This is an optimization exercise on Yosys and OpenROAD, whose aim is small area, not a production implementation.
Function was checked by simulation only, so behaviour that the tests miss may differ from the original.

$ cat flow/design.v
module Multiplication_pipeline(
		input clk, rst,
		input [31:0] a_operand,
		input [31:0] b_operand,
		output exception, overflow, underflow,
		output [31:0] result
		);
wire sign,normalised,zero;
wire [8:0] exponent,sum_exponent, exponent_raw;
wire [22:0] product_mantissa;
wire [23:0] operand_a,operand_b;
wire [47:0] product,product_normalised;  
wire guard_bit, round_bit, sticky_bit, round_up;
assign sign = a_operand[31] ^ b_operand[31];
assign exception = (&a_operand[30:23]);
wire a_is_zero = (a_operand[30:23] == 8'd0) && (a_operand[22:0] == 23'd0);
assign operand_a = (|a_operand[30:23]) ? {1'b1,a_operand[22:0]} : {1'b0,a_operand[22:0]};
assign operand_b = {1'b1,b_operand[22:0]};
reg [23:0] op_a_reg, op_b_reg;
reg exception_reg, a_is_zero_reg, sign_reg;
reg [7:0] a_exponent_reg, b_exponent_reg;
always @ (posedge clk) begin
    if (!rst) begin
        op_a_reg       <= 'b0;  
        op_b_reg       <= 'b0;
        exception_reg  <= 'b0;
        a_is_zero_reg  <= 'b0;
        sign_reg       <= 'b0;
        a_exponent_reg <= 'b0; 
        b_exponent_reg <= 'b0;
    end else begin
        op_a_reg      <= operand_a;
        op_b_reg      <= operand_b;
        exception_reg <= exception;
        a_is_zero_reg <= a_is_zero;
        sign_reg      <= sign;
        a_exponent_reg <= a_operand[30:23]; 
        b_exponent_reg <= b_operand[30:23];
    end
end
assign product = op_a_reg * op_b_reg;	
assign sum_exponent = a_exponent_reg + b_exponent_reg;
assign exponent_raw = sum_exponent - 8'd127;
reg [47:0] product_reg;
reg [8:0] exponent_reg;
reg a_is_zero_reg2, exception_reg2, sign_reg2;
always @(posedge clk) begin
    if (!rst) begin
        product_reg    <= 'b0;
        exponent_reg   <= 'b0;
        a_is_zero_reg2 <= 'b0;
        exception_reg2 <= 'b0;
		  sign_reg2      <= 'b0;
    end else begin
        product_reg    <= product;
        exponent_reg   <= exponent_raw;
        a_is_zero_reg2 <= a_is_zero_reg;
        exception_reg2 <= exception_reg;
		  sign_reg2      <= sign_reg;
    end
end
assign normalised = product_reg[47];	
assign product_normalised = normalised ? product_reg : product_reg << 1;	
assign guard_bit = product_normalised[23];
assign round_bit = product_normalised[22];
assign sticky_bit = |product_normalised[21:0];
assign round_up = guard_bit & (round_bit | sticky_bit | product_normalised[24]);
assign product_mantissa = product_normalised[46:24] + round_up;
assign exponent = exponent_reg + normalised;
assign zero = exception_reg2 ? 1'b0 : a_is_zero_reg2 ? 1'b1 : ((product_mantissa == 23'd0) && (exponent == 8'd0));
assign overflow = ((exponent[8] & !exponent[7]) && !zero) ;  
assign underflow = ((exponent[8] & exponent[7]) && !zero) ? 1'b1 : 1'b0; 
assign result = exception_reg2 ? 32'd0 : zero ? {sign_reg2,31'd0} : overflow ? {sign_reg2,8'hFF,23'd0} : underflow ? {sign_reg2,31'd0} : {sign_reg2,exponent[7:0],product_mantissa};
endmodule
$ cat flow/run.sh
#!/bin/bash
# synth_recipe.tcl (not shown) runs the flow's synth.tcl, then flattens the netlist and writes it again
# the make line also repeats each setting of config.mk as NAME=value (left out here)
make -C /OpenROAD-flow-scripts/flow DESIGN_CONFIG=/design/flow/config.mk WORK_HOME=/design/flow/orfs CLKGATE_MAP_FILE= SYNTH_SCRIPT=/design/flow/synth_recipe.tcl finish
$ cat flow/config.mk
export PLATFORM = sky130hd
export DESIGN_NAME = Multiplication_pipeline
export DESIGN_NICKNAME = Multiplication_pipeline
export VERILOG_FILES = /design/flow/design.v
export SDC_FILE = /design/flow/constraint.sdc
export NUM_CORES = 4
export LEC_CHECK = 0
export CAP_MARGIN = 20
export CORE_MARGIN = 2
export CORE_UTILIZATION = 40
export SLEW_MARGIN = 20
$ cat flow/constraint.sdc
create_clock -name core_clock -period 8.5 [get_ports {clk}]
set_input_delay 1.7000 -clock core_clock [delete_from_list [all_inputs] [get_ports {clk}]]
set_output_delay 1.7000 -clock core_clock [all_outputs]
set_load 0.01 [all_outputs]
### Drive-strength map

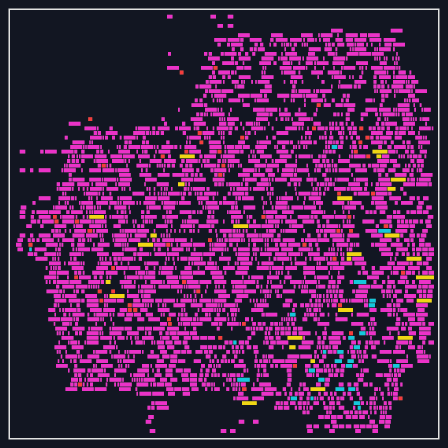
colour	size	cells	most used
yellow	_6 and larger	26	clkbuf_16
red	_3 and _4 cells	56	buf_4
magenta	_0 and _1 cells	2664	inv_1
cyan	_2 cells	26	mux2_2
Buffers excl. clock: 150
finished layout cell area: 26600 µm²
Area Growth Syn to Fin: 9.96%
final worst slack: 0.681 ns

### Metal 4

Supply wires on this layer in grey.
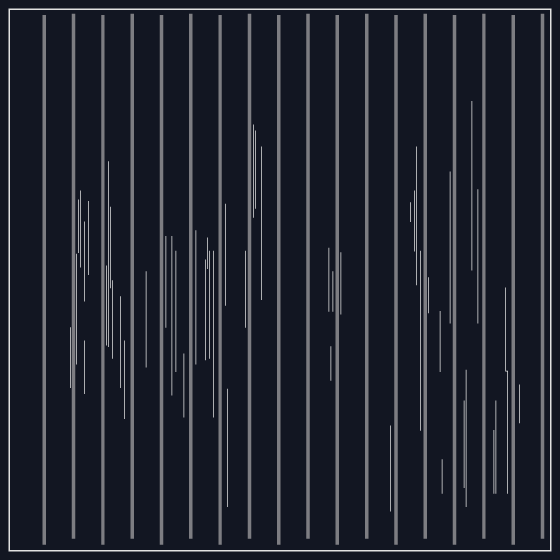
nets with wire on the layer	42
longest straight run	85.7 µm
share of all routed wire	3.1%

### Sequential cells grouped by signal name

Other sequential cells in the stronger grey, the rest of the logic in the fainter grey.
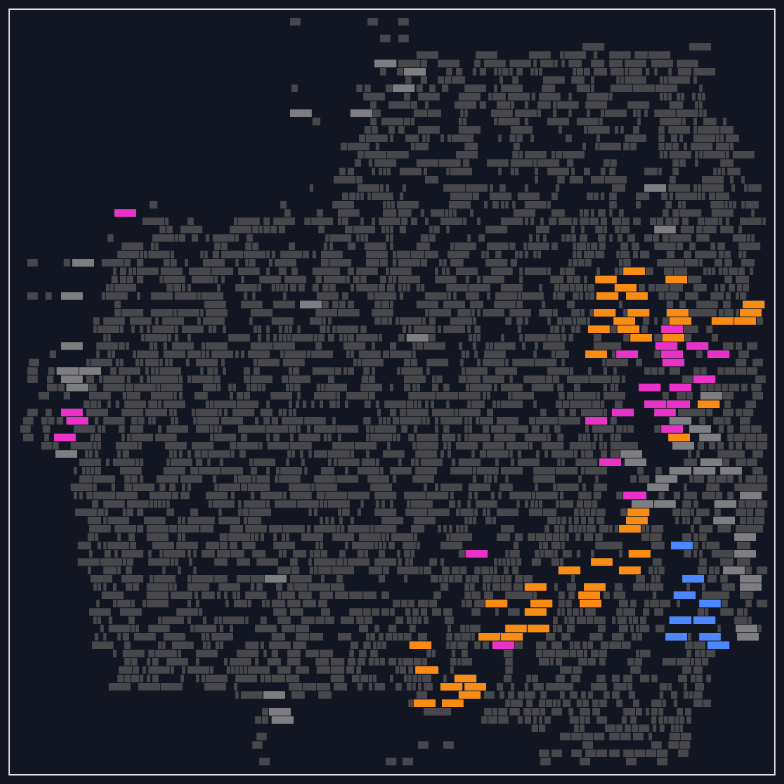
colour	name in the netlist	placed flops
blue	exponent_reg	9
magenta	op_a_reg	24
orange	product_reg	48

==> results.sh <==
export IMPL_status="timing/DRC/antenna clean"
export IMPL_crit_type="reg -> reg"
export IMPL_p_switching_uw=2290
export IMPL_synth_common_cells="inv_1, fa_1, and2_1"
export IMPL_post_synth_fa_ha_maj_area_fraction_pct=49.9
export IMPL_fin_crit_sh_pct=92.0
export IMPL_leakage_uw=0.0130
export IMPL_ir_drop_mv=0.151
export IMPL_via_per_inst=5.16
export IMPL_cp_buffers_inverters=6
export IMPL_required_ns=8.90
export IMPL_period_needed_ns=7.82
export IMPL_finalHoldViolations=0
export IMPL_ys_seq_area_share_pct=10.5
export IMPL_cts_hold_buf=0
export IMPL_max_clock_path_buffers=2
export IMPL_ios=101
export IMPL_fill_cells=5882
export IMPL_dr_wl_met3_um=4990
export IMPL_cts_root_buf="clkbuf_16"
export IMPL_n_clock_buffer=18
export IMPL_crit_family="adder cells"
export IMPL_n_antenna_cell=1
export IMPL_skew_ns=0.0230
export IMPL_ys_types=65
export IMPL_setup_viol=0
export IMPL_power_clock_uw=759
export IMPL_antenna_found_initial=2
export IMPL_syn_nets=3465
export IMPL_clkCellAreaFrac_pct=2.20
export IMPL_multi_input_area_share_pct=71.4
export IMPL_die_area_um2=62500
export IMPL_crit_path_max_fanout=12
export IMPL_nets=3501
export IMPL_netlist_top_cells_area="fa_1, dfxtp_1, ha_1"
export IMPL_synth_async_reset_ratio_pct=0
export IMPL_synth_cells=2723
export IMPL_grt_pass1_vias=19900
export IMPL_power_uw=4680
export IMPL_finalNonFillerCells=3555
export IMPL_synth_avg_cell_area_um2=8.89
export IMPL_power_density_nw_per_um2=176
export IMPL_relSlewSlack_pct=23.7
export IMPL_drv_cap=0
export IMPL_arrival_ns=8.22
export IMPL_insertion_delay_ns=0.49
export IMPL_cp_start_kind="flip-flop"
export IMPL_portBuffers=100
export IMPL_multiInputGateArea_um2=19000
export IMPL_timing_rr_end="product_reg[41]"
export IMPL_synth_warnings=1
export IMPL_cp_slowest_cell="dfxtp_1"
export IMPL_firstDrtPassIters=5
export IMPL_p_seq_share_pct=17.8
export IMPL_gp_congestion=0.885
export IMPL_synth_compound_area_share_pct=5.57
### Cells coloured by class

Fill, decap, tap and diode cells in grey.
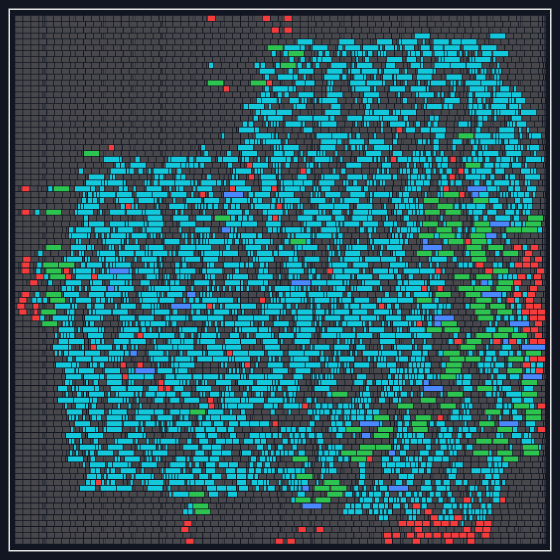
colour	class	cells	share of their area
red	remaining buffers and delay cells	150	5.3%
blue	clock drivers and dummy loads	32	2.3%
cyan	combinational and other logic	2463	82%
green	sequential cells	127	9.9%
core area: 60100 µm²
Finished Core Util: 44.3%
fraction of area in registers: 9.56%

### Routing congestion map

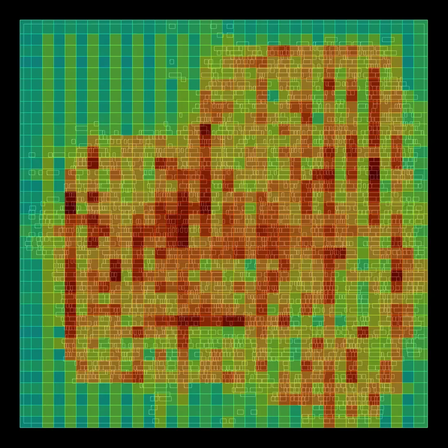
GRT met1 Usage: 31.3%
GR Util met2: 37.6%
grt peak-use layer: met2

[worst max-delay path by stage]
stage	start	endpoint	slack (ns)	cells after the start
6_report	op_a_reg[10]	product_reg[41]	0.68	24
5_1_grt	op_a_reg[18]	product_reg[41]	0.30	22
4_1_cts	op_a_reg[7]	product_reg[41]	0.65	22
3_5_place_dp	op_a_reg[7]	product_reg[41]	0.68	22
3_3_place_gp	op_a_reg[18]	product_reg[45]	0.88	22
2_1_floorplan	op_b_reg[3]	product_reg[41]	1.76	26
[worst register-to-register path, delay by kind of cell (launching register included)]
family                   cells  cell delay [ns]
AO/OA/AOI/OAI                6             1.77
adder cells (fa/ha/maj)      8             3.78
buffers and inverters        6             0.31
flip-flops                   1             0.92
multiplexers                 1             0.19
AND/OR/NAND/NOR              3             0.78
[cells in the final DEF, fill, tap and decap left out, drive strengths merged, types with 34 or more instances in the layout]
| master | netlist | routed |
|---|---|---|
| inv | 564 | 571 |
| fa | 483 | 483 |
| and2 | 377 | 377 |
| nand2 | 344 | 344 |
| ha | 193 | 193 |
| dfxtp | 127 | 127 |
| clkdlybuf4s50 | 0 | 99 |
| nor2 | 74 | 74 |
| a21oi | 59 | 59 |
| buf | 11 | 51 |
| a21o | 34 | 34 |

-- separate check: timing with driven ports --
The results above use ideal ports. As a check the final layout listed here was re-extracted and re-timed, cells and wires unchanged. Step 1: set_driving_cell puts a clkbuf_16 on clk and a buf_2 on each other input, an assumption about the parent block. Step 2, shift: input delay + t, output delay - t, t = (earliest + latest rising clock arrival at the registers) / 2. This alone moves slack from input paths to output paths. a / b / c = ideal ports / drivers / drivers and shift; a / b = the first two.
t (ns): 0.540
setup slack, ns: 0.681 / 0.681 / 0.681
hold slack, ns: 0.438 / 0.438 / 0.438
slew at the worst register clock pin (ns): 0.09 / 0.09
worst slew at a driven data input, ns: 0.05
After both steps setup and hold are still met in this run. The setup slack of this run moves by 0.000 ns with the drivers and by 0.000 ns with both steps.
